This is an optimization exercise on Yosys and OpenROAD, whose aim is small area, a short achievable clock period and few clock cycles per item, not a production implementation. The RTL was checked by simulation tests, not by an equivalence proof against the original design. Not every run is shown, and edits may drop behaviour that the tests do not exercise.

==> flow/design.v <==
module montprowrap
    (
     clk,
     rst,
     a, 
     b, 
     m, 
     r, 
     start,  
     done
     );
parameter WID = 256;
parameter CNTWID = 8;
parameter ZERO = 256'b0;
parameter IDLE = 1'b0;
parameter RUNNING = 1'b1;
input     clk;
input     rst;
input [WID-1:0] a;
input [WID-1:0] b;
input [WID-1:0] m;
output [WID-1:0] r;
input            start;
output           done;
reg              state;
reg [CNTWID-1:0] moncnt;  
wire             cntdone;  
wire             isidle; 
wire             cntflg; 
assign           isidle = state == IDLE;
assign           done = isidle; 
assign           cntflg = !isidle;
assign           cntdone = moncnt == -1'd1;
always@(posedge clk)
    begin
    if(rst)
        begin
        state <= IDLE;
        end
    else
        begin
        if(isidle)
            begin
            state <= start? RUNNING:IDLE;
            end
        else
            begin
            state <= cntdone? IDLE:RUNNING;
            end
        end
    end
always@(posedge clk)
    begin
    if(rst)
        begin
        moncnt <= ZERO;
        end
    else if(cntflg)
        begin
        moncnt <= moncnt + 1'b1;
        end
    else
        begin
        moncnt <= 0;
        end
    end
wire [WID:0] corers; 
montpro #(WID,ZERO) imontpro
    (
     .clk(clk),
     .rst(rst),
     .a(a), 
     .b(b), 
     .m(m), 
     .ldnew(done),    
     .r(corers) 
     );
wire [WID-1:0] lstrs;  
assign         lstrs = (corers >= {1'b0,m})? (corers - {1'b0,m}) : corers; 
assign         r = lstrs;
endmodule 
module montpro
    (
     clk,
     rst,
     a, 
     b, 
     m, 
     ldnew,    
     r 
     );
parameter WID = 256;
parameter ZERO = 256'b0;
input     clk;
input     rst;
input [WID-1:0] a;
input [WID-1:0] b;
input [WID-1:0] m;
input           ldnew;
output [WID:0] r;
reg [WID-1:0]    asrg; 
always@(posedge clk)
    begin
    if(rst)
        begin
        asrg <= ZERO;
        end
    else if(ldnew)
        begin
        asrg <= a;
        end
    else
        begin
        asrg <= {1'b0,asrg[WID-1:1]};
        end
    end
wire [WID-1:0] mxao;  
mux #(WID) imxa (ZERO,b,asrg[0],mxao);
wire [WID:0] adari;  
wire [WID+1:0]   adars;  
cla #(WID+1) iclaa (adari,{1'b0,mxao},adars[WID:0],adars[WID+1]);
wire [WID-1:0] mxmo;  
mux #(WID) imxm (ZERO,m,adars[0],mxmo);
wire [WID+2:0]   admrs;  
cla #(WID+2) iclam (adars,{2'b0,mxmo},admrs[WID+1:0],admrs[WID+2]);
reg [WID+2:0]    rsrg;  
always@(posedge clk)
    begin
    if(rst)
        begin
        rsrg <= {2'b0,ZERO};
        end
    else if(ldnew)
        begin
        rsrg <= {2'b0,ZERO};
        end
    else
        begin
        rsrg <= {1'b0,admrs[WID+2:1]};
        end
    end
assign r = rsrg[WID:0];
assign adari = rsrg[WID:0];
endmodule 
module cla
    (
     a,
     b,
     sum,
     c
     );
parameter WID = 6;
input [WID-1:0] a,b;
output [WID-1:0] sum;
output       c;
wire [WID:0] w_c;
wire [WID-1:0] w_g,w_p,w_s;
genvar i;
generate
for(i = 0; i<WID; i = i+1)
    begin : FAgen
    full_adder fai
            (
             .a(a[i]),
             .b(b[i]),
             .c_i(w_c[i]),
             .sum(w_s[i]),
             .c_o()
             );
    end
endgenerate
genvar j;
generate
    for (j=0;j<WID;j=j+1)
        begin : clgen
        assign w_g[j] = a[j] & b[j];
        assign w_p[j] = a[j] | b[j];
        assign w_c[j+1] = w_g[j] | (w_p[j] & w_c[j]);
        end
endgenerate
assign         w_c[0] = 1'b0;
assign         sum = w_s;
assign         c = w_c[WID];
endmodule 
module full_adder
    (
     a,
     b,
     c_i,
     sum,
     c_o
     );
input a;
input b;
input c_i;
output sum;
output c_o;
assign sum = a ^ b ^ c_i;
assign c_o = ((a ^ b) & c_i) | (a & b); 
endmodule 
module mux
    (
     a,
     b,
     s,
     c
     );
parameter WIDTH = 1;
input     s;
input [WIDTH-1:0] a,b;
output [WIDTH-1:0] c;
assign             c = s?b:a;
endmodule 
==> flow/run.sh <==
#!/bin/bash
# synth_recipe.tcl (not shown) runs the flow's synth.tcl, then flattens the netlist and writes it again
# the make line also repeats each setting of config.mk as NAME=value (left out here)
make -C /OpenROAD-flow-scripts/flow DESIGN_CONFIG=/design/flow/config.mk WORK_HOME=/design/flow/orfs CLKGATE_MAP_FILE= SYNTH_SCRIPT=/design/flow/synth_recipe.tcl finish
==> flow/config.mk <==
export PLATFORM = sky130hd
export DESIGN_NAME = montprowrap
export DESIGN_NICKNAME = montprowrap
export VERILOG_FILES = /design/flow/design.v
export SDC_FILE = /design/flow/constraint.sdc
export NUM_CORES = 4
export LEC_CHECK = 0
export CAP_MARGIN = 20
export CORE_MARGIN = 2
export CORE_UTILIZATION = 35
export SLEW_MARGIN = 40
==> flow/constraint.sdc <==
create_clock -name core_clock -period 130.0 [get_ports {clk}]
set_input_delay 26.0000 -clock core_clock [delete_from_list [all_inputs] [get_ports {clk}]]
set_output_delay 26.0000 -clock core_clock [all_outputs]
set_load 0.01 [all_outputs]
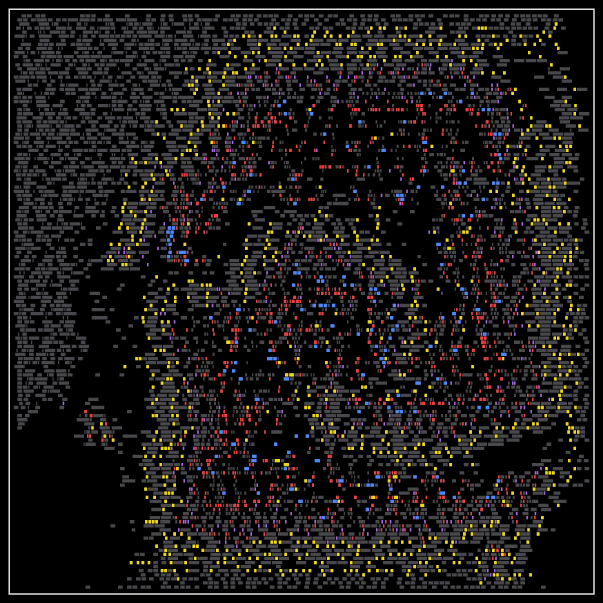
**Above:** run 1 (logic cells by family).
Scale: 1.5 px per um.
red -> nand cells  # cells 861, most used nand2_1
blue -> non-inverting ao/oa cells  # cells 167, most used a21o_1
yellow -> and/or cells  # cells 839, most used and2_1, where all over the die
purple -> inv cells  # cells 346, most used inv_1

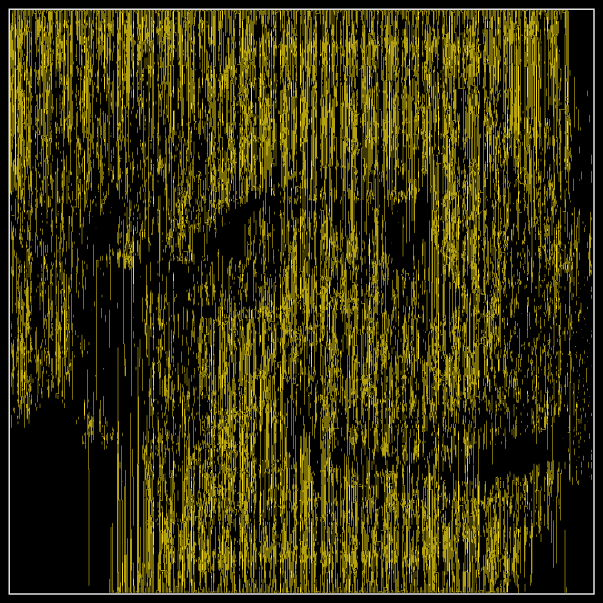
**Above:** run 1 (metal 2).
Scale: 1.5 px per um.
main direction = vertical
wire length on this layer = 108 mm
nets with wire on the layer = 7443
longest straight run = 151 um
share of all routed wire = 47%
vias after detailed routing: 48741
final WL: 230000 um
met2 Use GR: 0.486

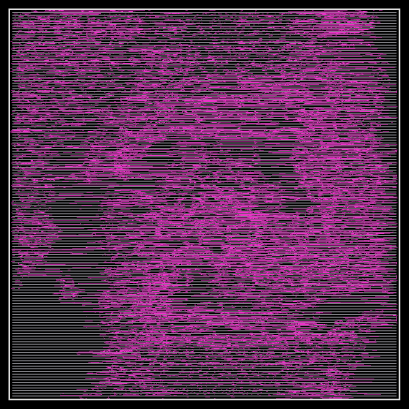
**Above:** run 1 (M1 wires).
Scale: 1 px per um. Supply wires on this layer in grey.
share of all routed wire = 39%
longest straight run = 132 um
GR Util met1: 0.345

==> reports/metrics.cfg, run 1 <==
[outcome]
status=no timing/DRC/antenna violations

[final_layout]
fin_nets=8641
seq_cell_count=522
drive_gt1_frac=0.0365
seqCellArea_um2=10500
fillers=14641
top_regs=imontpro.rsrg (257), imontpro.asrg (256), moncnt (8)
n_antenna_cell=57
areaGrowthSynthToFinish_pct=27.8
n_all_buffers=1061
clock_tree_area_fraction=0.0360
largest_cell_class=multi-input combinational cells
fin_area_um2=66200

[critical_path]
path_max_fanout=1
slowest_delay_ps=500
rr_startpoint=imontpro.asrg[0]
path_class=in2reg
crit_slowest_cell=fa_1
cp.arrival_ps=127800
ff2ff_setup_slack_ps=27930
critPathBufInv=5

[routing]
drt_iter0_markers=3173
wl_met1_um=88800
routed.top_layer=met5
wl_met2_um=108000

[floorplan]
num_tap_cells=1930
ios=1028
num_rows=141
die_area_um2=151000

[place]
place_area_um2=63600
dp_hpwl_um=199000
place_inst=8959
pre_cts_slack_ps=1010

[synthesis]
yosysSeqAreaShare=0.202
synth-edff-count=0
synthSimpleGateAreaFrac=0.228
synthFlopType=dfxtp_1
synth_top_family_by_area=adder cells
yosys.area.top_type=dfxtp_1
synth-seq-cells=522
ys_types=83

[job]
drv_cap=0

[cts]
clock_latency_ps=700
clkTransAtPathRegs_ps=60
clockBufferDepth=3
clock-sinks=522
h-tree-depth=3

[hold_path]
worstHoldStart=moncnt[0]
worstHoldPathCells=1

[global_routing]
grt_max_degree=144
track_usage=0.296
antenna_found_initial=119
grt_pass1_vias=49655
grt_pass1_wl_um=332000
busiest_layer=met2

[sta]
worstMarginPinSlew_ps=869
fmax_mhz=7.86
finalCritPeriodShare=0.978
setup_slack_ps=2800
skew_ps=38.2

Testbench counts for the RTL of run 1, summed over its fixed seeds: cycles 132,096, mults 512.
## Run 2: files that changed since run 1, shown whole
==> flow/design.v <==
module montprowrap (clk, rst, a, b, m, r, start, done);
parameter WID = 256;
parameter K = 16;
parameter N = (WID + K - 1) / K;    
parameter E = N * K - WID;          
parameter CW = 5;
input            clk;
input            rst;
input  [WID-1:0] a;
input  [WID-1:0] b;
input  [WID-1:0] m;
output [WID-1:0] r;
input            start;
output           done;
reg          idle;    
reg          bmc;     
reg          arr;     
reg          fin1;    
reg          fin2;    
reg [CW-1:0] cnt;     
wire lastc = cnt == N - 1;
always @(posedge clk) begin
    if (rst) begin
        idle <= 1'b1;
        bmc  <= 1'b0;
        arr  <= 1'b0;
        fin1 <= 1'b0;
        fin2 <= 1'b0;
    end else begin
        idle <= (idle & ~start) | fin2;
        bmc  <= idle & start;
        arr  <= bmc | (arr & ~lastc);
        fin1 <= arr & lastc;
        fin2 <= fin1;
    end
end
always @(posedge clk) begin
    if (arr) cnt <= cnt + 1'b1;
    else     cnt <= {CW{1'b0}};
end
assign done = idle;
reg [WID-1:0] br, mr;
reg [WID:0]   bmr;
reg [K-1:0]   xr;
wire [N*K-1:0] ax = {a, {E{1'b0}}};
wire [CW-1:0]  nx = arr ? cnt + 1'b1 : {CW{1'b0}};
always @(posedge clk) begin
    br <= b;
    mr <= m;
    xr <= ax[nx*K +: K];
end
reg [WID:0] sr;    
reg [WID:0] cr;
wire [WID-1:0] so;
wire [WID:0]   co;
montpro #(WID, K) imontpro (.sni(sr[WID-1:0]), .cni(cr), .x(xr), .b(br), .m(mr), .bm(bmr), .sno(so), .cno(co));
wire [WID+1:0] ad;
wire           fin = fin1 | fin2;
cla #(WID+2, 16) iadd (.a({fin1, sr}), .b({fin, cr}), .ci(fin), .sum(ad));
wire           neg = ad[WID+1];    
always @(posedge clk) begin
    if (bmc) bmr <= ad[WID:0];
end
always @(posedge clk) begin
    if (idle)      sr <= {1'b0, b};
    else if (bmc)  sr <= {(WID+1){1'b1}};
    else if (arr)  sr <= {1'b1, so};
    else if (fin1) sr <= ~ad[WID:0];
    else           sr <= {1'b0, neg ? sr[WID-1:0] : ad[WID-1:0]};
end
always @(posedge clk) begin
    if (idle)      cr <= {1'b0, m};
    else if (bmc)  cr <= {(WID+1){1'b1}};
    else if (arr)  cr <= co;
    else           cr <= {1'b1, ~mr};
end
assign r = sr[WID-1:0];
endmodule
module montpro (sni, cni, x, b, m, bm, sno, cno);
parameter WID = 256;
parameter K = 16;
input  [WID-1:0] sni;   
input  [WID:0]   cni;   
input  [K-1:0]   x;     
input  [WID-1:0] b;
input  [WID-1:0] m;
input  [WID:0]   bm;    
output [WID-1:0] sno;
output [WID:0]   cno;
wire [WID-1:0] s [0:K];
wire [WID:0]   c [0:K];
assign s[0] = sni;
assign c[0] = cni;
genvar i, j;
generate
for (i = 0; i < K; i = i + 1) begin : step
    wire q = s[i][0] ^ c[i][0] ^ (x[i] & b[0]);
    wire [WID:0] ad;      
    wire [WID:0] rs;      
    wire [WID+1:1] rc;    
    mux #(WID+1) sel (.x(x[i]), .q(q), .b({1'b0, b}), .m({1'b0, m}), .bm(bm), .sn(ad));
    for (j = 0; j < WID; j = j + 1) begin : col
        full_adder fa (.a(s[i][j]), .b(c[i][j]), .c_i(ad[j]), .sum(rs[j]), .c_o(rc[j+1]));
    end
    assign rs[WID] = ~(c[i][WID] ^ ad[WID]);
    assign rc[WID+1] = c[i][WID] | ad[WID];
    assign s[i+1] = rs[WID:1];
    assign c[i+1] = rc[WID+1:1];
end
endgenerate
assign sno = s[K];
assign cno = c[K];
endmodule
module cla (a, b, ci, sum);
parameter WID = 258;
parameter BLK = 16;
input  [WID-1:0] a, b;
input            ci;
output [WID-1:0] sum;
localparam NBLK = (WID + BLK - 1) / BLK;
wire [NBLK:0] bc;   
assign bc[0] = ci;
genvar i, k;
generate
for (k = 0; k < NBLK; k = k + 1) begin : blk
    localparam LO = k * BLK;
    localparam HI = ((k + 1) * BLK > WID) ? WID : (k + 1) * BLK;
    wire [HI:LO] c;     
    wire [HI:LO] ic;    
    wire [HI-1:LO] s0;
    assign c[LO] = 1'b0;
    assign ic[LO] = bc[k];
    for (i = LO; i < HI; i = i + 1) begin : bt
        if (i == LO) begin : h
            assign s0[i] = a[i] ^ b[i];
            assign c[i+1] = a[i] & b[i];
        end else begin : f
            full_adder fa (.a(a[i]), .b(b[i]), .c_i(c[i]), .sum(s0[i]), .c_o(c[i+1]));
        end
        assign sum[i] = s0[i] ^ ic[i];
        assign ic[i+1] = s0[i] & ic[i];
    end
    assign bc[k+1] = c[HI] | (bc[k] & (&s0));
end
endgenerate
endmodule
module full_adder (a, b, c_i, sum, c_o);
input  a;
input  b;
input  c_i;
output sum;
output c_o;
assign sum = a ^ b ^ c_i;
assign c_o = (a & b) | (a & c_i) | (b & c_i);
endmodule
module mux (x, q, b, m, bm, sn);
parameter WIDTH = 257;
input              x, q;
input  [WIDTH-1:0] b, m, bm;
output [WIDTH-1:0] sn;
wire sb  = x & ~q;
wire sm  = ~x & q;
wire sbm = x & q;
assign sn = ~(({WIDTH{sb}} & b) | ({WIDTH{sm}} & m) | ({WIDTH{sbm}} & bm));
endmodule
==> flow/config.mk <==
export PLATFORM = sky130hd
export DESIGN_NAME = montprowrap
export DESIGN_NICKNAME = montprowrap
export VERILOG_FILES = /design/flow/design.v
export SDC_FILE = /design/flow/constraint.sdc
export NUM_CORES = 4
export LEC_CHECK = 0
export ABC_AREA = 1
export CAP_MARGIN = 20
export CORE_MARGIN = 2
export CORE_UTILIZATION = 40
export SLEW_MARGIN = 40
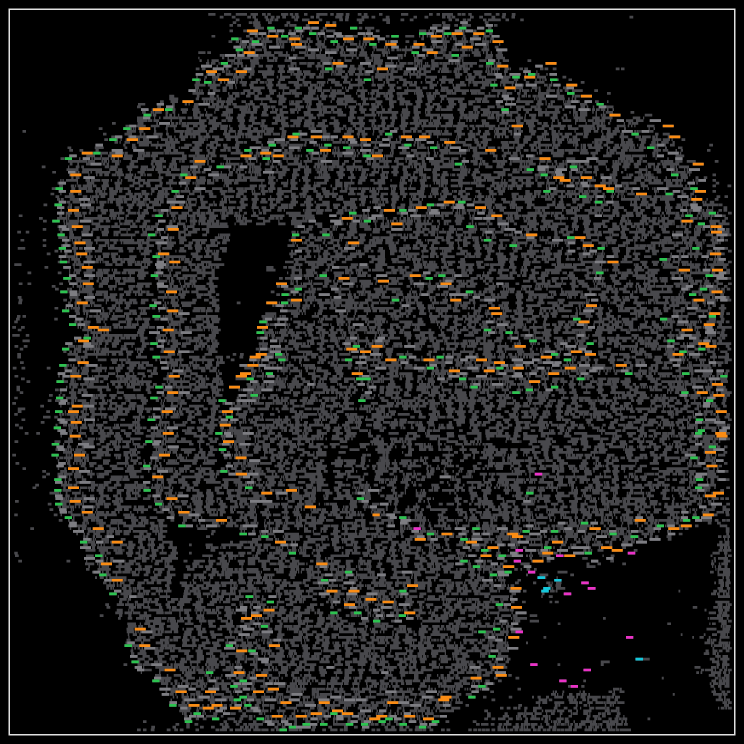
**Above:** run 2 (register map, names as in the netlist).
Scale: 1 px per um. Other sequential cells in the stronger grey, the rest of the logic in the fainter grey.
green -> mr  # sequential cells 256, where all over the die
cyan -> cnt  # sequential cells 5, where south-east
orange -> sr  # sequential cells 257, where all over the die
magenta -> xr  # sequential cells 16, where south-east
not coloured = 775

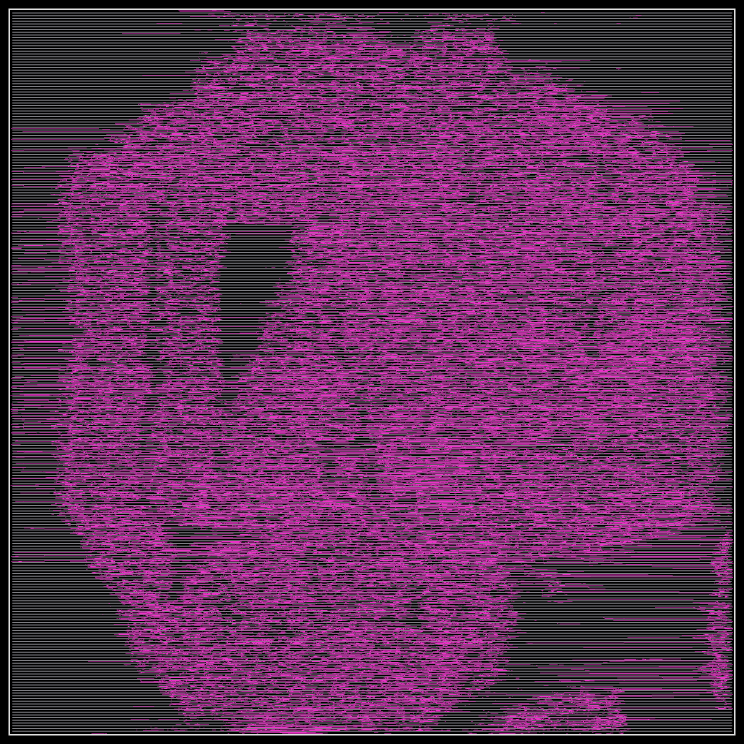
**Above:** run 2 (M1 wires).
Scale: 1 px per um. Supply wires on this layer in grey.
share of all routed wire = 36%
main direction = horizontal
longest straight run = 159 um
wire length on this layer = 339 mm
final WL: 942000 um
GR Util met1: 0.445
vias after detailed routing: 187893

==> run 2 against run 1 <==
Highest routed layer unchanged. Still clean on timing, DRC and antenna. Wire length increased to 4.1 times the previous value. Cell area increased to 3.4 times the previous value. Critical path type is now reg2reg. Die area increased to 3.5 times the previous value. Cell count increased to 3.1 times the previous value. Area after synthesis increased to 4.0 times the previous value. Clock-buffer cell count increased by 146. Fmax increased to 3.3 times the previous value. Critical endpoint is now sr[66]. Largest cell class unchanged.
==> reports/metrics.cfg, run 2 <==
[global_routing]
grt_pass1_vias=191481  ; was 49655
busiest_layer=met2  ; unchanged
track_usage=0.354  ; was 0.296
antenna_found_initial=156  ; was 119
gr-usage-met2=0.521  ; was 0.486
grt_pass1_wl_um=1370000  ; was 332000 um
grt_max_degree=154  ; was 144

[final_layout]
seq_cell_count=1309  ; was 522
areaGrowthSynthToFinish_pct=8.49  ; was 27.8%
drive_gt1_frac=0.0353  ; was 0.0365
n_antenna_cell=90  ; was 57
clock_tree_area_fraction=0.0273  ; was 0.0360
fin_area_um2=225000  ; was 66200 um2
fillers=49589  ; was 14641
top_regs=bmr (257), cr (257), sr (257)  ; was imontpro.rsrg (257), imontpro.asrg (256), moncnt (8)
largest_cell_class=multi-input combinational cells  ; unchanged
fin_nets=26565  ; was 8641
seqCellArea_um2=31400  ; was 10500 um2

[critical_path]
ff2ff_setup_slack_ps=91860  ; was 27930 ps
path_max_fanout=64  ; was 1
rr_startpoint=sr[0]  ; was imontpro.asrg[0]
path_class=reg2reg  ; was in2reg
crit_slowest_cell=buf_4  ; was fa_1
cp.arrival_ps=38800  ; was 127800 ps
slowest_delay_ps=690  ; was 500 ps

[cts]
clock-sinks=1309  ; was 522
clock_latency_ps=1000  ; was 700 ps
h-tree-depth=4  ; was 3
cts.repair.resized=0  ; unchanged
clockBufferDepth=4  ; was 3
clkTransAtPathRegs_ps=60  ; about the same

[synthesis]
synth_top_family_by_area=adder cells  ; unchanged
synth-seq-cells=1309  ; was 522
yosysSeqAreaShare=0.151  ; was 0.202
synth-edff-count=513  ; was 0
synthSimpleGateAreaFrac=0.107  ; was 0.228
ys_types=46  ; was 83
synthTopCellsByArea=fa_1 (42%), o221ai_1 (14%), nand2_1 (8.7%)  ; was dfxtp_1 (20%), fa_1 (20%), and2_1 (9.3%)
yosys.area.top_type=fa_1  ; was dfxtp_1

[sta]
worstMarginPinSlew_ps=1140  ; was 869 ps
rsz0062_at_grt=false
setup_slack_ps=91860  ; was 2800 ps
skew_ps=92.0  ; was 38.2 ps

[routing]
routed.top_layer=met5  ; unchanged
drc=0  ; unchanged
wl_met2_um=403000  ; was 108000 um
wl_met1_um=339000  ; was 88800 um
drt_iter0_markers=25442  ; was 3173

[floorplan]
ios=1028  ; unchanged
num_rows=264  ; was 141
die_area_um2=524000  ; was 151000 um2

[place]
place_inst=27908  ; was 8959
dp_hpwl_um=646000  ; was 199000 um
place_area_um2=218000  ; was 63600 um2
pre_cts_slack_ps=92670  ; was 1010 ps

[hold_path]
worstHoldPathCells=2  ; was 1
worstHoldStart=fin2  ; was moncnt[0]

[outcome]
status=no timing/DRC/antenna violations  ; unchanged

[job]
drv_cap=0  ; unchanged

Testbench counts for the RTL of run 2, summed over its fixed seeds: cycles 10,752, mults 512.
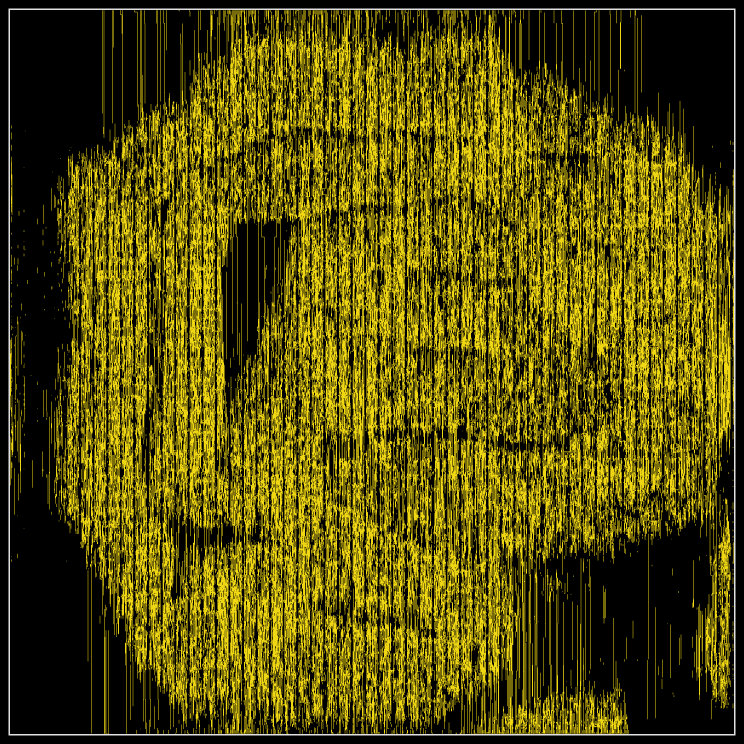
**Above:** run 2 (metal 2).
Scale: 1 px per um.
wire length on this layer = 403 mm
nets with wire on the layer = 21151

## Run 3: what changed since run 2
--- a/flow/config.mk
+++ b/flow/config.mk
@@ -9,4 +9,4 @@
 export CAP_MARGIN = 20
 export CORE_MARGIN = 2
-export CORE_UTILIZATION = 40
+export CORE_UTILIZATION = 55
 export SLEW_MARGIN = 40
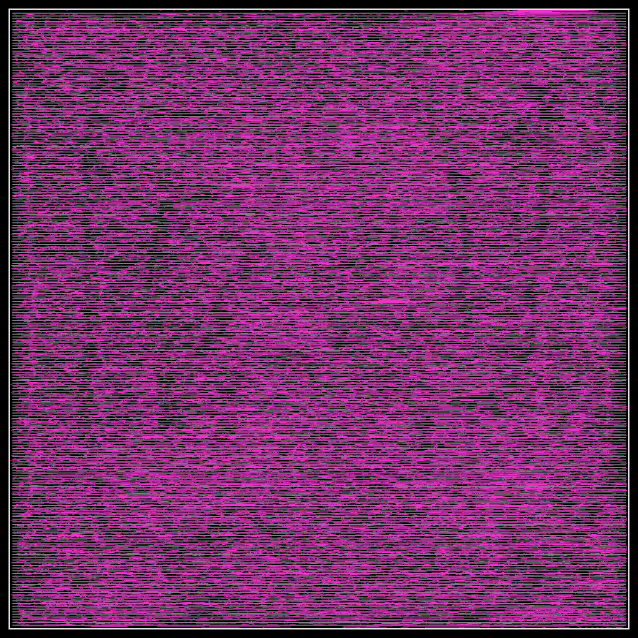
**Above:** run 3 (M1 wires).
Scale: 1 px per um. Supply wires on this layer in grey.
main direction = horizontal
nets with wire on the layer = 24552
longest straight run = 130 um
vias after detailed routing: 187481
final WL: 892000 um
GR Util met1: 0.603

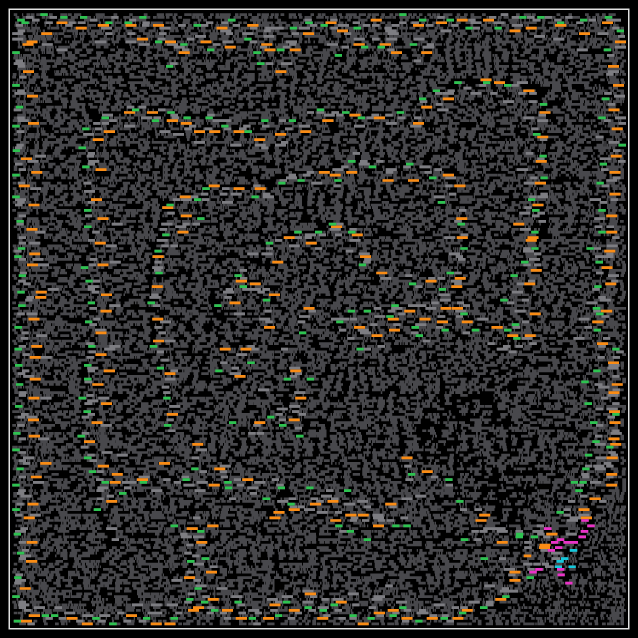
**Above:** run 3 (register map, names as in the netlist).
Scale: 1 px per um. Other sequential cells in the stronger grey, the rest of the logic in the fainter grey.
green -> mr  # sequential cells 256, where all over the die
magenta -> xr  # sequential cells 16, where south-east
orange -> sr  # sequential cells 257, where all over the die
cyan -> cnt  # sequential cells 5, where south-east
not coloured = 775
sequential cell area share: 0.141
register area: 31400 um2
fin util: 0.592

==> run 3 against run 2 <==
Worst hold slack worse by 3.9 ps. Wire length is 5.3% lower. Cell count is 7.0% lower. Register-to-register slack lost 310 ps. Synthesized cell count is the same. Core utilization is 16 points higher. Worst setup slack worse by 310 ps. Via count fell by 0.22%. Sequential share of layout area grew 0.17 points. Area after synthesis unchanged. Critical path depth is 1 higher. Non-clock buffer count grew 3. Critical path type unchanged. Critical endpoint unchanged.
==> reports/metrics.cfg, run 3 <==
[place]
pre_cts_slack_ps=92500  ; was 92670 ps
dp_hpwl_um=604000  ; was 646000 um
place_inst=25981  ; was 27908
place_area_um2=216000  ; was 218000 um2

[final_layout]
n_antenna_cell=52  ; was 90
top_regs=bmr (257), cr (257), sr (257)  ; unchanged
n_all_inverters=2197  ; unchanged
fillers=32676  ; was 49589
n_all_buffers=1329  ; was 1326
clock_tree_area_fraction=0.0268  ; was 0.0273
fin_nets=26562  ; was 26565
areaGrowthSynthToFinish_pct=7.17  ; was 8.49%
drive_gt1_frac=0.0348  ; was 0.0353
seq_cell_count=1309  ; unchanged
largest_cell_class=multi-input combinational cells  ; unchanged
fin_area_um2=222000  ; was 225000 um2

[critical_path]
cp.arrival_ps=39230  ; was 38800 ps
crit_slowest_cell=buf_4  ; unchanged
r2r_end=sr[66]  ; unchanged
slowest_delay_ps=800  ; was 690 ps
start_kind=flip-flop  ; unchanged
path_max_fanout=108  ; was 64
crit_required_ps=130770  ; was 130660 ps
ff2ff_setup_slack_ps=91540  ; was 91860 ps
cp-endpoint=sr[66]  ; unchanged
path_class=reg2reg  ; unchanged
rr_startpoint=sr[0]  ; unchanged
critPathBufInv=19  ; unchanged

[floorplan]
num_rows=225  ; was 264
ios=1028  ; unchanged
num_tap_cells=4994  ; was 6916
fp.dieH_um=618  ; was 724 um
die_w_um=618  ; was 724 um
die_area_um2=382000  ; was 524000 um2

[hold_path]
worstHoldPathCells=2  ; unchanged
worstHoldStart=fin2  ; unchanged

[synthesis]
synth_fa_ha_area_frac=0.435  ; unchanged
synth_compound_area_frac=0.209  ; unchanged
synthSimpleGateAreaFrac=0.107  ; unchanged
synth_top_family_by_area=adder cells  ; unchanged
synth-edff-count=513  ; unchanged
synthFlopType=dfxtp_1  ; unchanged
yosysSeqAreaShare=0.151  ; unchanged
synth-seq-cells=1309  ; unchanged
yosys.area.top_type=fa_1  ; unchanged
ys_types=46  ; unchanged
synthTopCellsByArea=fa_1 (42%), o221ai_1 (14%), nand2_1 (8.7%)  ; unchanged

[routing]
wl_met2_um=382000  ; was 403000 um
wl_met3_um=124000  ; was 130000 um
routed.top_layer=met5  ; unchanged
wl_met1_um=320000  ; was 339000 um
drt_iter0_markers=25138  ; was 25442
drc=0  ; unchanged
drt_pass1_iterations=8  ; was 7

[job]
drv_cap=0  ; unchanged

[global_routing]
grt_max_degree=176  ; was 154
track_usage=0.464  ; was 0.354
grt_pass1_vias=190779  ; was 191481
grt_pass1_wl_um=1310000  ; was 1370000 um
antenna_found_initial=72  ; was 156
busiest_layer=met2  ; unchanged

[sta]
rsz0062_at_grt=false  ; unchanged
worstMarginPinSlew_ps=1060  ; was 1140 ps
hold_ws_ps=462  ; was 466 ps
finalCritPeriodShare=0.296  ; was 0.293
slew_headroom=0.293  ; was 0.238
skew_ps=94.9  ; was 92.0 ps
setup_slack_ps=91540  ; was 91860 ps
fmax_mhz=26.0  ; was 26.2 MHz
slew_violations=0  ; unchanged

[cts]
h-tree-depth=4  ; unchanged
clock_latency_ps=1010  ; was 1000 ps
cts_setup_buffers=0  ; unchanged
cts_tree=yes  ; unchanged
clock-sinks=1309  ; unchanged
cts.repair.resized=0  ; unchanged
clkTransAtPathRegs_ps=60  ; about the same
cts_hold_buf=0  ; unchanged
clockBufferDepth=4  ; unchanged

[outcome]
status=no timing/DRC/antenna violations  ; unchanged

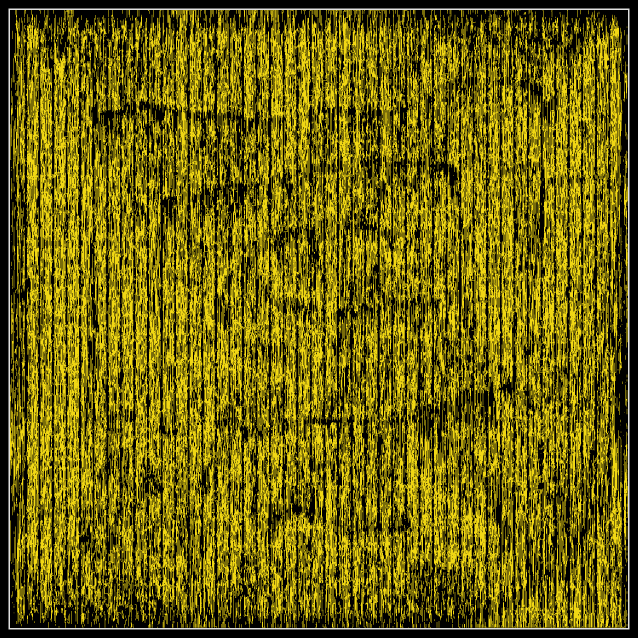
**Above:** run 3 (metal 2).
Scale: 1 px per um.
main direction = vertical
share of all routed wire = 43%
met2 Use GR: 0.679

--- run 4 (changed files replaced; the others as in run 3) ---
==> flow/design.v <==
module montprowrap (clk, rst, a, b, m, r, start, done);
parameter WID = 256;
parameter K = 16;
parameter N = (WID + K - 1) / K;    
parameter E = N * K - WID;          
parameter CW = 5;
input            clk;
input            rst;
input  [WID-1:0] a;
input  [WID-1:0] b;
input  [WID-1:0] m;
output [WID-1:0] r;
input            start;
output           done;
reg          idle;    
reg          bmc;     
reg          arr;     
reg          fin;     
reg [CW-1:0] cnt;     
wire lastc = cnt == N - 1;
always @(posedge clk) begin
    if (rst) begin
        idle <= 1'b1;
        bmc  <= 1'b0;
        arr  <= 1'b0;
        fin  <= 1'b0;
    end else begin
        idle <= (idle & ~start) | fin;
        bmc  <= idle & start;
        arr  <= bmc | (arr & ~lastc);
        fin  <= arr & lastc;
    end
end
always @(posedge clk) begin
    if (arr) cnt <= cnt + 1'b1;
    else     cnt <= {CW{1'b0}};
end
assign done = idle;
reg [WID-1:0] br, mr;
reg [WID:0]   bmr;
reg [K-1:0]   xr;
wire [N*K-1:0] ax = {a, {E{1'b0}}};
wire [CW-1:0]  nx = arr ? cnt + 1'b1 : {CW{1'b0}};
always @(posedge clk) begin
    br <= b;
    mr <= m;
    xr <= ax[nx*K +: K];
end
reg [WID:0] sr;    
reg [WID:0] cr;
wire [WID-1:0] so;
wire [WID:0]   co;
montpro #(WID, K) imontpro (.si(sr[WID-1:0]), .ci(cr), .x(xr), .b(br), .m(mr), .bm(bmr), .so(so), .co(co));
wire [WID+1:0] ad1, ad2;
cla #(WID+2, 16) iadd1 (.a({1'b0, sr}), .b({1'b0, cr}), .ci(1'b0), .sum(ad1));
cla #(WID+2, 16) iadd2 (.a(ad1), .b({2'b11, ~mr}), .ci(1'b1), .sum(ad2));
wire [WID-1:0] res = ad2[WID+1] ? ad1[WID-1:0] : ad2[WID-1:0];
always @(posedge clk) begin
    if (bmc) bmr <= ad1[WID:0];
end
always @(posedge clk) begin
    if (idle)      sr <= {1'b0, b};
    else if (bmc)  sr <= {(WID+1){1'b0}};
    else if (arr)  sr <= {1'b0, so};
    else           sr <= {1'b0, res};
end
always @(posedge clk) begin
    if (idle)      cr <= {1'b0, m};
    else if (arr)  cr <= co;
    else           cr <= {(WID+1){1'b0}};
end
assign r = sr[WID-1:0];
endmodule
module montpro (si, ci, x, b, m, bm, so, co);
parameter WID = 256;
parameter K = 16;
parameter NL = 2;       
input  [WID-1:0] si;    
input  [WID:0]   ci;    
input  [K-1:0]   x;     
input  [WID-1:0] b;
input  [WID-1:0] m;
input  [WID:0]   bm;    
output [WID-1:0] so;
output [WID:0]   co;
wire [WID-1:0] s [0:K];
wire [WID:0]   c [0:K];
wire [K-1:0]   q;
assign s[0] = si;
assign c[0] = ci;
assign q[0] = si[0] ^ ci[0] ^ (x[0] & b[0]);
genvar i, j;
generate
for (i = 0; i < K; i = i + 1) begin : step
    wire [WID:1] ad;      
    wire [WID:1] rs;      
    wire [WID+1:1] rc;    
    assign ad[NL:1] = q[i] ? (x[i] ? bm[NL:1] : m[NL:1]) : ({NL{x[i]}} & b[NL:1]);
    mux #(WID-NL) sel (.x(x[i]), .q(q[i]), .b({1'b0, b[WID-1:NL+1]}), .m({1'b0, m[WID-1:NL+1]}), .bm(bm[WID:NL+1]), .s(ad[WID:NL+1]));
    assign rc[1] = s[i][0] | c[i][0];
    for (j = 1; j < WID; j = j + 1) begin : col
        full_adder fa (.a(s[i][j]), .b(c[i][j]), .c_i(ad[j]), .sum(rs[j]), .c_o(rc[j+1]));
    end
    assign rs[WID] = c[i][WID] ^ ad[WID];
    assign rc[WID+1] = c[i][WID] & ad[WID];
    assign s[i+1] = rs[WID:1];
    assign c[i+1] = rc[WID+1:1];
    if (i < K - 1) begin : nq
        wire p  = s[i][1] ^ c[i][1] ^ rc[1] ^ (x[i+1] & b[0]);
        wire a0 = x[i] & b[1];
        wire a1 = x[i] ? bm[1] : m[1];
        assign q[i+1] = q[i] ? (p ^ a1) : (p ^ a0);
    end
end
endgenerate
assign so = s[K];
assign co = c[K];
endmodule
module cla (a, b, ci, sum);
parameter WID = 258;
parameter BLK = 16;
input  [WID-1:0] a, b;
input            ci;
output [WID-1:0] sum;
localparam NBLK = (WID + BLK - 1) / BLK;
localparam LVL = (NBLK >= 64) ? 7 : (NBLK >= 32) ? 6 : (NBLK >= 16) ? 5 :
                 (NBLK >= 8) ? 4 : (NBLK >= 4) ? 3 : (NBLK >= 2) ? 2 : 1;   
wire [NBLK-1:0] bg, bp;       
wire [NBLK:0]   bc;           
genvar i, k, l;
generate
for (k = 0; k < NBLK; k = k + 1) begin : blk
    localparam LO = k * BLK;
    localparam HI = ((k + 1) * BLK > WID) ? WID : (k + 1) * BLK;
    wire [HI:LO] c;     
    wire [HI:LO] ic;    
    wire [HI-1:LO] s0;
    assign c[LO] = 1'b0;
    assign ic[LO] = bc[k];
    for (i = LO; i < HI; i = i + 1) begin : bt
        if (i == LO) begin : h
            assign s0[i] = a[i] ^ b[i];
            assign c[i+1] = a[i] & b[i];
        end else begin : f
            full_adder fa (.a(a[i]), .b(b[i]), .c_i(c[i]), .sum(s0[i]), .c_o(c[i+1]));
        end
        assign sum[i] = s0[i] ^ ic[i];
        assign ic[i+1] = s0[i] & ic[i];
    end
    assign bg[k] = c[HI];
    assign bp[k] = &s0;
end
wire [NBLK:0] g [0:LVL];
wire [NBLK:0] p [0:LVL];
assign g[0] = {bg, ci};
assign p[0] = {bp, 1'b0};
for (l = 0; l < LVL; l = l + 1) begin : lv
    for (k = 0; k <= NBLK; k = k + 1) begin : nd
        if (k >= (1 << l)) begin : op
            assign g[l+1][k] = g[l][k] | (p[l][k] & g[l][k - (1 << l)]);
            assign p[l+1][k] = p[l][k] & p[l][k - (1 << l)];
        end else begin : pass
            assign g[l+1][k] = g[l][k];
            assign p[l+1][k] = p[l][k];
        end
    end
end
assign bc = g[LVL];
endgenerate
endmodule
module full_adder (a, b, c_i, sum, c_o);
input  a;
input  b;
input  c_i;
output sum;
output c_o;
assign sum = a ^ b ^ c_i;
assign c_o = (a & b) | (a & c_i) | (b & c_i);
endmodule
module mux (x, q, b, m, bm, s);
parameter WIDTH = 257;
input              x, q;
input  [WIDTH-1:0] b, m, bm;
output [WIDTH-1:0] s;
wire sb  = x & ~q;
wire sm  = ~x & q;
wire sbm = x & q;
assign s = ({WIDTH{sb}} & b) | ({WIDTH{sm}} & m) | ({WIDTH{sbm}} & bm);
endmodule
==> flow/config.mk <==
export PLATFORM = sky130hd
export DESIGN_NAME = montprowrap
export DESIGN_NICKNAME = montprowrap
export VERILOG_FILES = /design/flow/design.v
export SDC_FILE = /design/flow/constraint.sdc
export NUM_CORES = 4
export LEC_CHECK = 0
export ABC_AREA = 1
export CAP_MARGIN = 20
export CORE_MARGIN = 2
export CORE_UTILIZATION = 45
export PLACE_DENSITY = 0.5
export SLEW_MARGIN = 40
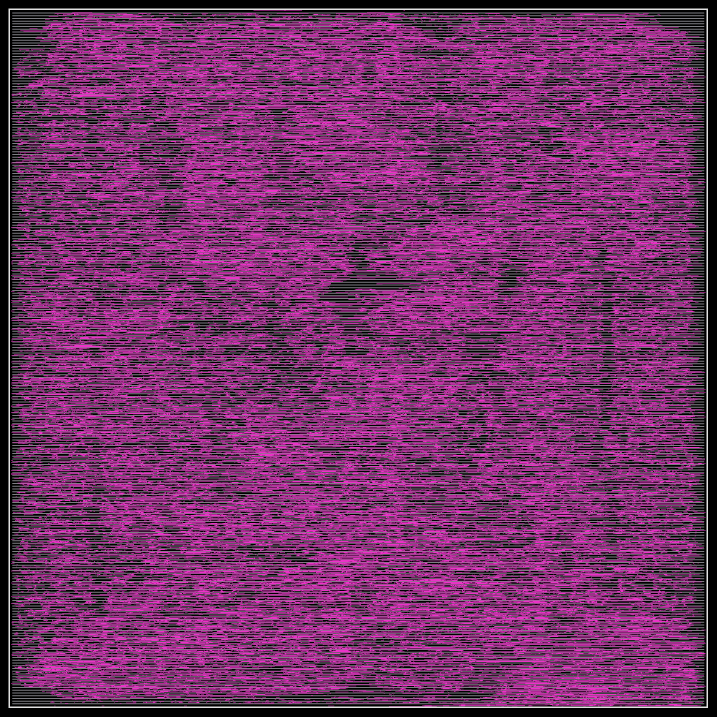
**Above:** run 4 (M1 wires).
Scale: 1 px per um. Supply wires on this layer in grey.
wire length on this layer = 405 mm
share of all routed wire = 36%
longest straight run = 135 um

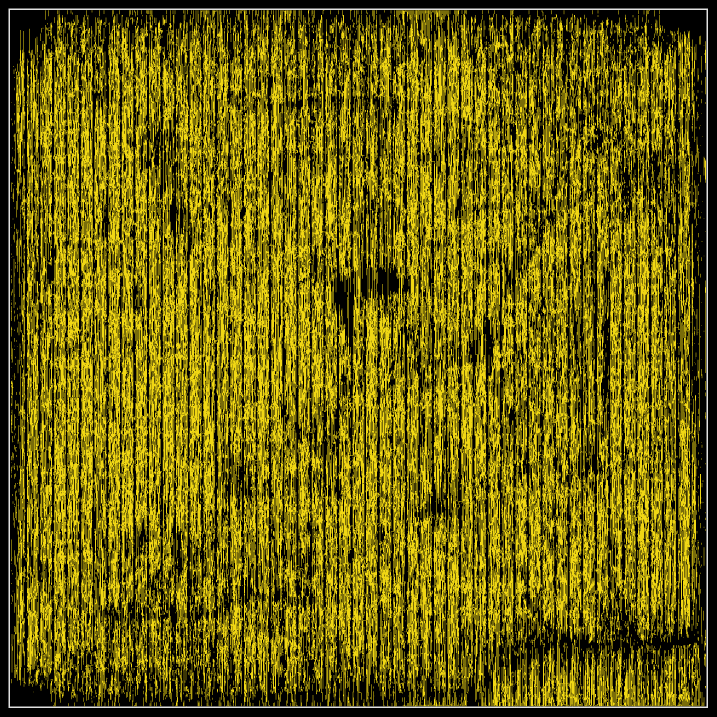
**Above:** run 4 (metal 2).
Scale: 1 px per um.
share of all routed wire = 43%
nets with wire on the layer = 23874
main direction = vertical
wire length on this layer = 482 mm
longest straight run = 179 um
final WL: 1130000 um
vias after detailed routing: 205202
met2 Use GR: 0.678

==> run 4 against run 3 <==
Still clean. Cell area is 5.3% higher. Global-route usage shrank 0.55 points. Core utilization shrank 10 points. Via count rose by 9.5%. Sequential share of layout area fell by 1.8 points. Area after synthesis is 4.1% higher. Wire length is 26% higher. Critical endpoint is now r[184]. Largest cell class unchanged.
==> reports/metrics.cfg, run 4 <==
[sta]
slew_violations=0  ; unchanged
rsz0062_at_grt=false  ; unchanged
hold_ws_ps=452  ; was 462 ps
finalCritPeriodShare=0.219  ; was 0.296
worstMarginPinSlew_ps=1090  ; was 1060 ps
slew_headroom=0.270  ; was 0.293
finalSetupViolCount=0  ; unchanged
setup_slack_ps=101500  ; was 91540 ps
skew_ps=76.5  ; was 94.9 ps
fmax_mhz=35.1  ; was 26.0 MHz

[synthesis]
synthTopCellsByArea=fa_1 (42%), dfxtp_1 (9.7%), o22ai_1 (8.8%)  ; was fa_1 (42%), o221ai_1 (14%), nand2_1 (8.7%)
muxShareOfSynthArea=0  ; unchanged
synthTopCellsByCount=fa_1 (4560), inv_1 (3551), a21oi_1 (3125)  ; was nand2_1 (4829), fa_1 (4320), o221ai_1 (3218)
async_flop_share=0  ; unchanged
synthFlopType=dfxtp_1  ; unchanged
yosys.cell_count.top_type=fa_1  ; was nand2_1
synth_compound_area_frac=0.226  ; was 0.209
synth_fa_ha_area_frac=0.454  ; was 0.435
synth-edff-count=256  ; was 513
syn-cell-area_um2=216000  ; was 207000 um2
yosys.area.top_type=fa_1  ; unchanged
synth_top_family_by_area=adder cells  ; unchanged
synthSimpleGateAreaFrac=0.0698  ; was 0.107
syn-instance-count=24419  ; was 22590
synth-seq-cells=1306  ; was 1309
ys_types=46  ; unchanged
yosysSeqAreaShare=0.133  ; was 0.151

[floorplan]
num_tap_cells=6400  ; was 4994
ios=1028  ; unchanged
die_area_um2=485000  ; was 382000 um2
die_w_um=697  ; was 618 um
num_rows=254  ; was 225
fp.dieH_um=697  ; was 618 um

[cts]
clock-sinks=1306  ; was 1309
cts_hold_buf=0  ; unchanged
cts_tree=yes  ; unchanged
cts.repair.resized=0  ; unchanged
clockBufferDepth=4  ; unchanged
h-tree-depth=4  ; unchanged
cts_buffers=185  ; was 175
cts_setup_buffers=0  ; unchanged
clkTransAtPathRegs_ps=60  ; about the same
clock_latency_ps=1010  ; about the same

[critical_path]
path_max_fanout=3  ; was 108
rr_startpoint=sr[16]  ; was sr[0]
path_class=reg2out  ; was reg2reg
cp_cell_sequence=clkdlybuf4s50_1
cp.arrival_ps=2510  ; was 39230 ps
slowest_delay_ps=1100  ; was 800 ps
crit_required_ps=104000  ; was 130770 ps
crit_cells=1  ; was 130
critPathBufInv=1  ; was 19
cp-endpoint=r[184]  ; was sr[66]
r2r_end=sr[131]  ; was sr[66]
r2r_cells=74  ; was 130
crit_slowest_cell=clkdlybuf4s50_1  ; was buf_4
start_kind=flip-flop  ; unchanged
critPathLaunch=sr[184]  ; was sr[0]
ff2ff_setup_slack_ps=102710  ; was 91540 ps

[final_layout]
largest_register_ffs=257
layout_commonest_cell=fa_1  ; was nand2_1
nonClkBufAreaFrac=0.0614  ; was 0.0625
clock_buffers=261  ; was 243
multi_input_area_um2=163000  ; was 156000 um2
fin_cells=29952  ; was 26368
fillers=46385  ; was 32676
seqCellArea_um2=28700  ; was 31400 um2
drive_gt1_frac=0.0348  ; about the same
largest_cell_class=multi-input combinational cells  ; unchanged
seq_cell_count=1306  ; was 1309
areaGrowthSynthToFinish_pct=8.39  ; was 7.17%
n_all_inverters=3625  ; was 2197
n_antenna_cell=68  ; was 52
largest-register=cr
multi_input_area_share=0.695  ; was 0.703
fin_util=0.489  ; was 0.592
fin_nets=29192  ; was 26562
clock_tree_area_fraction=0.0266  ; was 0.0268
seq_share=0.123  ; was 0.141
n_all_buffers=1412  ; was 1329
fin_area_um2=234000  ; was 222000 um2

[routing]
drt_pass1_iterations=7  ; was 8
drt-wirelength-per-cell_um=37.6  ; was 33.8 um
wl_met1_um=405000  ; was 320000 um
drt_iter0_markers=27197  ; was 25138
drc=0  ; unchanged
wl_met3_um=135000  ; was 124000 um
routed.top_layer=met5  ; unchanged
via_per_inst=6.85  ; was 7.11
wl_met2_um=482000  ; was 382000 um

[global_routing]
track_usage=0.458  ; was 0.464
use_met1=0.573  ; was 0.603
grt_pass1_vias=209564  ; was 190779
grt_pass1_wl_um=1590000  ; was 1310000 um
antenna_found_initial=84  ; was 72
busiest_layer=met2  ; unchanged
grt_max_degree=117  ; was 176

[job]
drv_cap=0  ; unchanged

[place]
pre_cts_slack_ps=102370  ; was 92500 ps
place_inst=29528  ; was 25981
place_area_um2=227000  ; was 216000 um2
dp_hpwl_um=768000  ; was 604000 um

[hold_path]
holdPathEnd=idle  ; unchanged
worstHoldPathCells=2  ; unchanged
worstHoldStart=fin  ; was fin2
hold_class=reg2reg  ; unchanged

[outcome]
status=no timing/DRC/antenna violations  ; unchanged

Testbench counts for the RTL of run 4, summed over its fixed seeds: cycles 10,240, mults 512.
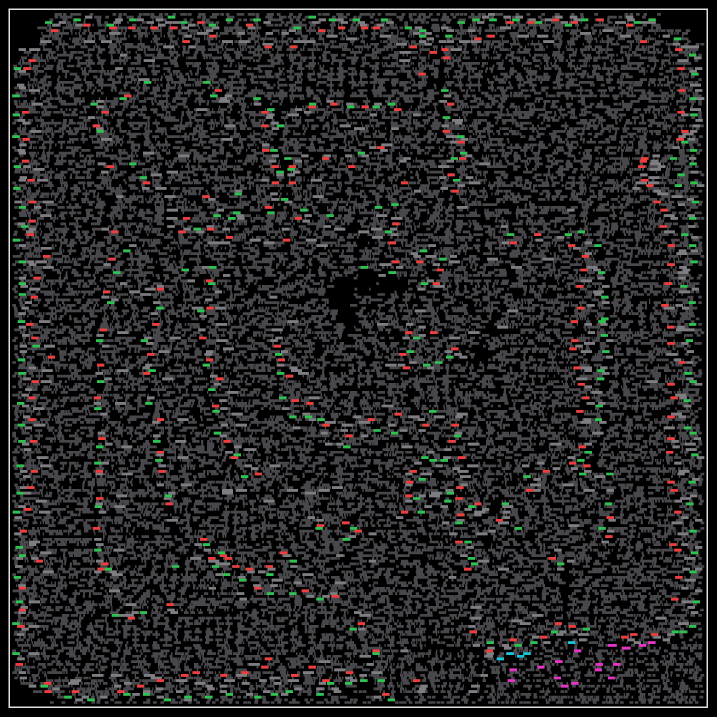
**Above:** run 4 (register map, names as in the netlist).
Scale: 1 px per um. Other sequential cells in the stronger grey, the rest of the logic in the fainter grey.
magenta -> xr  # sequential cells 16, where south-east
green -> sr  # sequential cells 256, where all over the die
cyan -> cnt  # sequential cells 5, where south-east
red -> cr  # sequential cells 257, where all over the die

## Run 5: what changed since run 4
==> flow/flow/run.sh (new file) <==
#!/bin/bash
# Own layout flow: the standard synthesis, but with the full adders
# (module full_adder) kept as black boxes; they then get their library cell
# (fa_1), so the adder rows keep the polarity the RTL gives them, and the
# rest of the layout is the standard flow. Each step logs here.
set -euo pipefail
orfs=$(sed -n 's/.* WORK_HOME=\([^ ]*\) .*/\1/p' standard.sh | head -n 1)
res=$orfs/results/$FLOW_PLATFORM/montprowrap/base
bash standard.sh "$res/1_2_yosys.v" "SYNTH_BLACKBOXES=full_adder" > synth.log 2>&1
python3 flow/cellmap.py "$res/1_2_yosys.v" > cellmap.log 2>&1
bash standard.sh finish "BUFFER_PORTS_ARGS=-buffer_cell sky130_fd_sc_hd__buf_2" > layout.log 2>&1
==> flow/flow/cellmap.py (new file) <==
#!/usr/bin/env python3
"""Give the synthesized netlist's full_adder instances (kept as black boxes
through synthesis) their library cell, fa_1. Rewrites the netlist in place."""
import re
import sys

CELLS = {
    "full_adder": ("sky130_fd_sc_hd__fa_1",
                   {"a": "A", "b": "B", "c_i": "CIN", "sum": "SUM", "c_o": "COUT"}),
}

path = sys.argv[1]
lines = open(path).read().split("\n")
out = []
cur = None
count = {k: 0 for k in CELLS}
head = re.compile(r"^(\s+)(full_adder)(\s+\S+\s*\()\s*$")
pin = re.compile(r"^(\s+)\.(\w+)\((.*)$")
for ln in lines:
    if cur is None:
        mo = head.match(ln)
        if mo:
            cur = mo.group(2)
            count[cur] += 1
            out.append(mo.group(1) + CELLS[cur][0] + mo.group(3))
            continue
        if re.match(r"^\s*(module|\(\*)\s*(full_adder)\b", ln):
            sys.exit("unexpected definition: " + ln)
        out.append(ln)
    else:
        mo = pin.match(ln)
        if mo:
            out.append(mo.group(1) + "." + CELLS[cur][1][mo.group(2)] + "(" + mo.group(3))
        else:
            out.append(ln)
        if ln.strip().endswith(");"):
            cur = None
open(path, "w").write("\n".join(out))
print("mapped", count)
if re.search(r"^\s+(full_adder)\s", "\n".join(out), re.M):
    sys.exit("unmapped instances left")
==> flow/standard.sh (new file) <==
#!/bin/bash
# synth_recipe.tcl (not shown) runs the flow's synth.tcl, then flattens the netlist and writes it again
# the make line also repeats each setting of config.mk as NAME=value (left out here)
make -C /OpenROAD-flow-scripts/flow DESIGN_CONFIG=/design/flow/config.mk WORK_HOME=/design/flow/orfs CLKGATE_MAP_FILE= SYNTH_SCRIPT=/design/flow/synth_recipe.tcl "${@:-finish}"
--- a/flow/config.mk
+++ b/flow/config.mk
@@ -9,5 +9,4 @@
 export CAP_MARGIN = 20
 export CORE_MARGIN = 2
-export CORE_UTILIZATION = 45
-export PLACE_DENSITY = 0.5
+export CORE_UTILIZATION = 50
 export SLEW_MARGIN = 40
removed: flow/run.sh
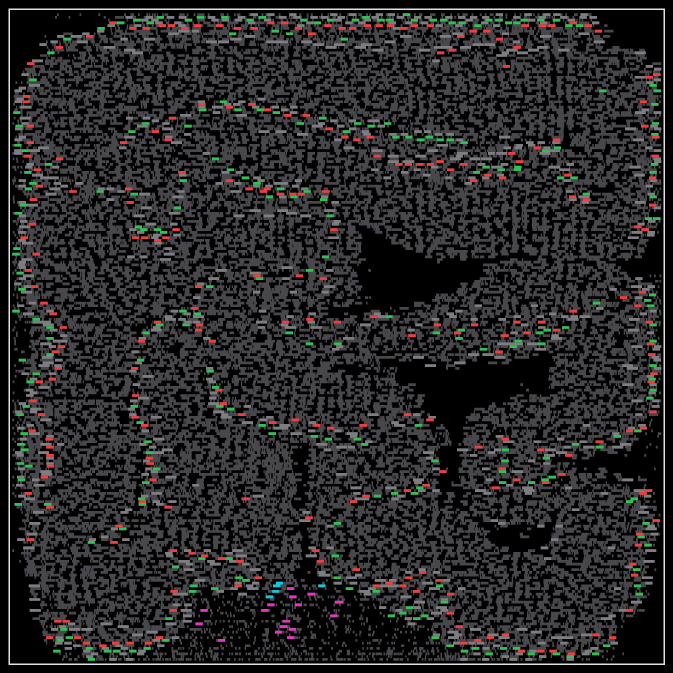
**Above:** run 5 (register map, names as in the netlist).
Scale: 1 px per um. Other sequential cells in the stronger grey, the rest of the logic in the fainter grey.
green -> sr  # sequential cells 256, where all over the die
magenta -> xr  # sequential cells 16, where south
cyan -> cnt  # sequential cells 5, where south
red -> cr  # sequential cells 257, where all over the die
not coloured = 772

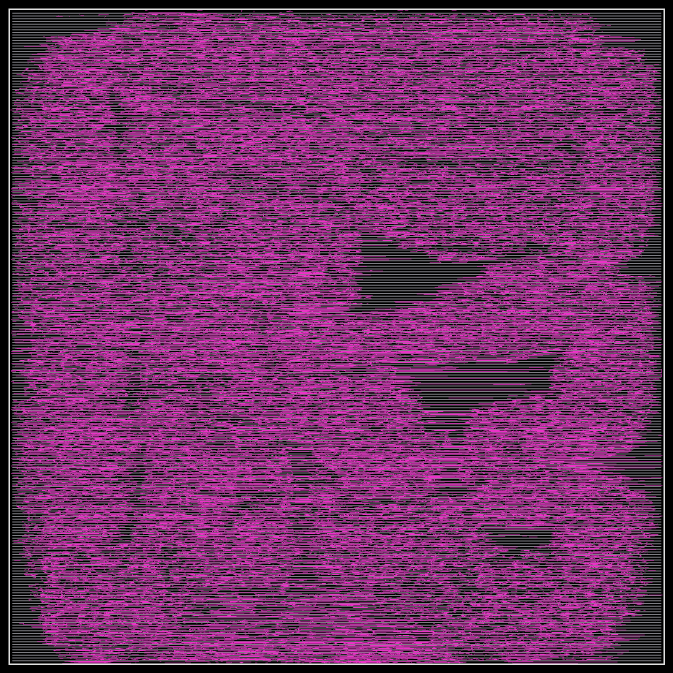
**Above:** run 5 (M1 wires).
Scale: 1 px per um. Supply wires on this layer in grey.
wire length on this layer = 354 mm
share of all routed wire = 37%
longest straight run = 245 um
nets with wire on the layer = 24159
final WL: 964000 um
GR Util met1: 0.584
vias after detailed routing: 192993

==> run 5 against run 4 <==
Cell count fell by 11%. Still clean on timing, DRC and antenna. Fmax is 2.0% higher. Critical endpoint is now done. Clock skew increased by 8.6 ps. Synthesized cell count down 11%. Worst hold slack better by 3.5 ps. Register-to-register slack better by 2000 ps. Non-clock buffer count shrank 52. Largest cell class unchanged. Worst setup slack improved by 550 ps.
==> reports/metrics.cfg, run 5 <==
[final_layout]
fin_nets=26594  ; was 29192
fin_area_um2=222000  ; was 234000 um2
seq_share=0.129  ; was 0.123
drive_gt1_frac=0.0939  ; was 0.0348
layout_commonest_cell=nand2_1  ; was fa_1
areaGrowthSynthToFinish_pct=5.43  ; was 8.39%
n_antenna_cell=96  ; was 68
clock_buffers=242  ; was 261
clock_tree_area_fraction=0.0264  ; was 0.0266
n_all_inverters=854  ; was 3625
fillers=38336  ; was 46385
n_all_buffers=1360  ; was 1412
seq_cell_count=1306  ; unchanged
largest_register_ffs=257  ; unchanged
seqCellArea_um2=28700  ; about the same
fin_util=0.529  ; was 0.489
multi_input_area_share=0.755  ; was 0.695
fin_cells=26626  ; was 29952
nonClkBufAreaFrac=0.0414  ; was 0.0614
final_cell_mix=nand2_1 (5126), fa_1 (4562), o221ai_1 (3810)  ; was fa_1 (4560), inv_1 (3542), a21oi_1 (3125)
multi_input_area_um2=168000  ; was 163000 um2
largest_cell_class=multi-input combinational cells  ; unchanged
largest-register=cr  ; unchanged
multi_input_cells=17046  ; was 16800

[critical_path]
path_class=reg2out  ; unchanged
critPathLaunch=idle  ; was sr[184]
rr_startpoint=xr[0]  ; was sr[16]
cp.arrival_ps=1950  ; was 2510 ps
r2r_end=sr[199]  ; was sr[131]
critPathTopFamily=flip-flops  ; was buffers and inverters
path_max_fanout=30  ; was 3
ff2ff_setup_slack_ps=104730  ; was 102710 ps
start_kind=flip-flop  ; unchanged
slowest_delay_ps=640  ; was 1100 ps
cp-endpoint=done  ; was r[184]
crit_slowest_cell=dfxtp_4  ; was clkdlybuf4s50_1
r2r_cells=73  ; was 74
crit_required_ps=104000  ; about the same
crit_cells=1  ; unchanged
endpoint_kind=output pin  ; unchanged
cp_cell_sequence=buf_2  ; was clkdlybuf4s50_1
critPathBufInv=1  ; unchanged

[cts]
clockBufferDepth=4  ; unchanged
clkTransAtPathRegs_ps=60  ; about the same
cts_tree=yes  ; unchanged
cts.repair.resized=0  ; unchanged
cts_buffers=177  ; was 185
clock-sinks=1306  ; unchanged
cts_hold_buf=0  ; unchanged
cts_setup_buffers=0  ; unchanged
cts-root-buf=clkbuf_16  ; unchanged
clock_latency_ps=1010  ; about the same
h-tree-depth=4  ; unchanged

[sta]
tns_ps=0  ; unchanged
period_minus_slack_ps=27950  ; was 28500 ps
setup_slack_ps=102050  ; was 101500 ps
hold_ws_ps=456  ; was 452 ps
finalSetupViolCount=0  ; unchanged
rsz0062_at_grt=false  ; unchanged
finalCritPeriodShare=0.215  ; was 0.219
slew_headroom=0.305  ; was 0.270
fmax_mhz=35.8  ; was 35.1 MHz
skew_ps=85.1  ; was 76.5 ps
hold_viol_final=0  ; unchanged
worstMarginPinSlew_ps=1040  ; was 1090 ps
slew_violations=0  ; unchanged

[global_routing]
antenna_found_initial=153  ; was 84
gr-usage-met2=0.636  ; was 0.678
busiest_layer=met2  ; unchanged
track_usage=0.448  ; was 0.458
grt_pass1_wl_um=1410000  ; was 1590000 um
grt_pass1_vias=199405  ; was 209564
grt-ovfl-total=0  ; unchanged
grt_max_degree=128  ; was 117
gr-usage-met3=0.172  ; was 0.124

[floorplan]
die_area_um2=427000  ; was 485000 um2
core_um2=420000  ; was 478000 um2
fp.dieH_um=653  ; was 697 um
die_w_um=653  ; was 697 um
ios=1028  ; unchanged
initial_core_util=0.502  ; was 0.452
num_rows=238  ; was 254
num_tap_cells=5640  ; was 6400

[hold_path]
holdPathEnd=idle  ; unchanged
worstHoldStart=fin  ; unchanged
hold_class=reg2reg  ; unchanged
worstHoldPathCells=2  ; unchanged

[routing]
wl_met3_um=144000  ; was 135000 um
drt_iter0_markers=28853  ; was 27197
wl_met1_um=354000  ; was 405000 um
wl_met2_um=403000  ; was 482000 um
drt_pass1_iterations=9  ; was 7
via_per_inst=7.25  ; was 6.85
ant_nets=0  ; unchanged
drt-wirelength-per-cell_um=36.2  ; was 37.6 um
routed.top_layer=met5  ; unchanged
drc=0  ; unchanged

[synthesis]
syn-cell-area_um2=211000  ; was 216000 um2
yosysWarnings=3  ; unchanged
syn-instance-count=21734  ; was 24419
synth.avg_cell_area_um2=9.70  ; was 8.84 um2

[place]
io_buffers=1027  ; unchanged
gp_congestion=0.977  ; was 0.985
pre_cts_slack_ps=102620  ; was 102370 ps
place_inst=26180  ; was 29528
place_area_um2=215000  ; was 227000 um2
dp_hpwl_um=663000  ; was 768000 um

[job]
drv_cap=0  ; unchanged

[outcome]
status=no timing/DRC/antenna violations  ; unchanged

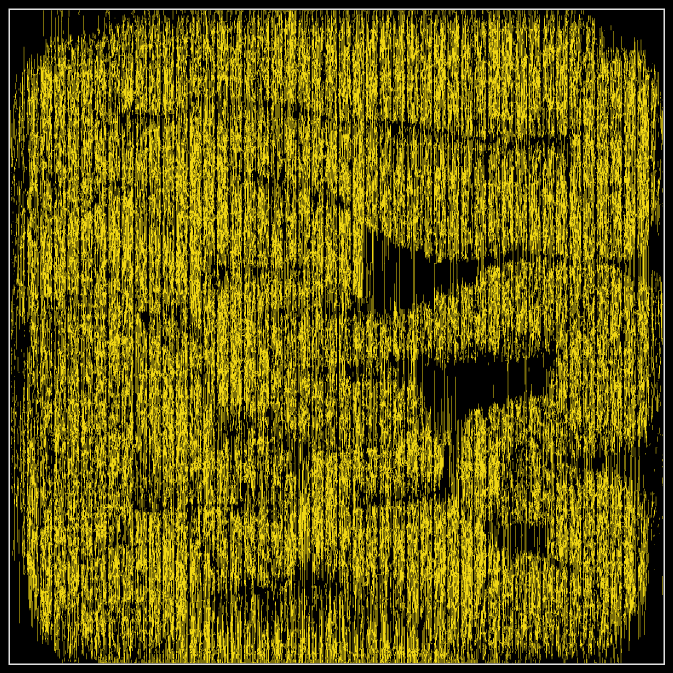
**Above:** run 5 (metal 2).
Scale: 1 px per um.
longest straight run = 160 um
main direction = vertical
nets with wire on the layer = 21563
share of all routed wire = 42%
wire length on this layer = 403 mm

-- what the ideal ports hide --
Ports are ideal in the flow. The routed layouts listed here were re-timed in OpenROAD.
Step 1 sets driving cells, clkbuf_16 on the clock port and buf_2 on the other inputs (assumed; they add their load-dependent delay and slew).
Step 2 adds t to the input delays and takes it off the output delays; t is the mean of the earliest and latest rising clock arrival at the registers after step 1. Input paths then give back, and output paths get back, about the clock's delay inside the block.
a / b / c = ideal / step 1 / step 2; a / b = the first two.
| run | shift t [ns] | setup slack, ns | hold WS [ns] | slew at the worst register clock pin (ns) | pins driven straight from the clock port |
|---|---|---|---|---|---|
| run 1 | 0.770 | 2.795 / 2.854 / 2.084 | 0.445 / 0.445 / 0.445 | 0.07 / 0.07 | 1 |
| run 2 | 1.091 | 91.856 / 91.856 / 91.856 | 0.466 / 0.466 / 0.466 | 0.08 / 0.08 | 1 |
| run 3 | 1.086 | 91.543 / 91.543 / 91.543 | 0.462 / 0.462 / 0.462 | 0.07 / 0.07 | 1 |
| run 4 | 1.111 | 101.495 / 101.361 / 102.199 | 0.452 / 0.452 / 0.452 | 0.07 / 0.07 | 1 |
| run 5 | 1.103 | 102.050 / 101.917 / 102.545 | 0.456 / 0.456 / 0.456 | 0.07 / 0.07 | 1 |
After both steps setup and hold are still met in every run listed. The setup slack of run 1, which loses most, moves by +0.059 ns with the drivers and by -0.711 ns with both steps.
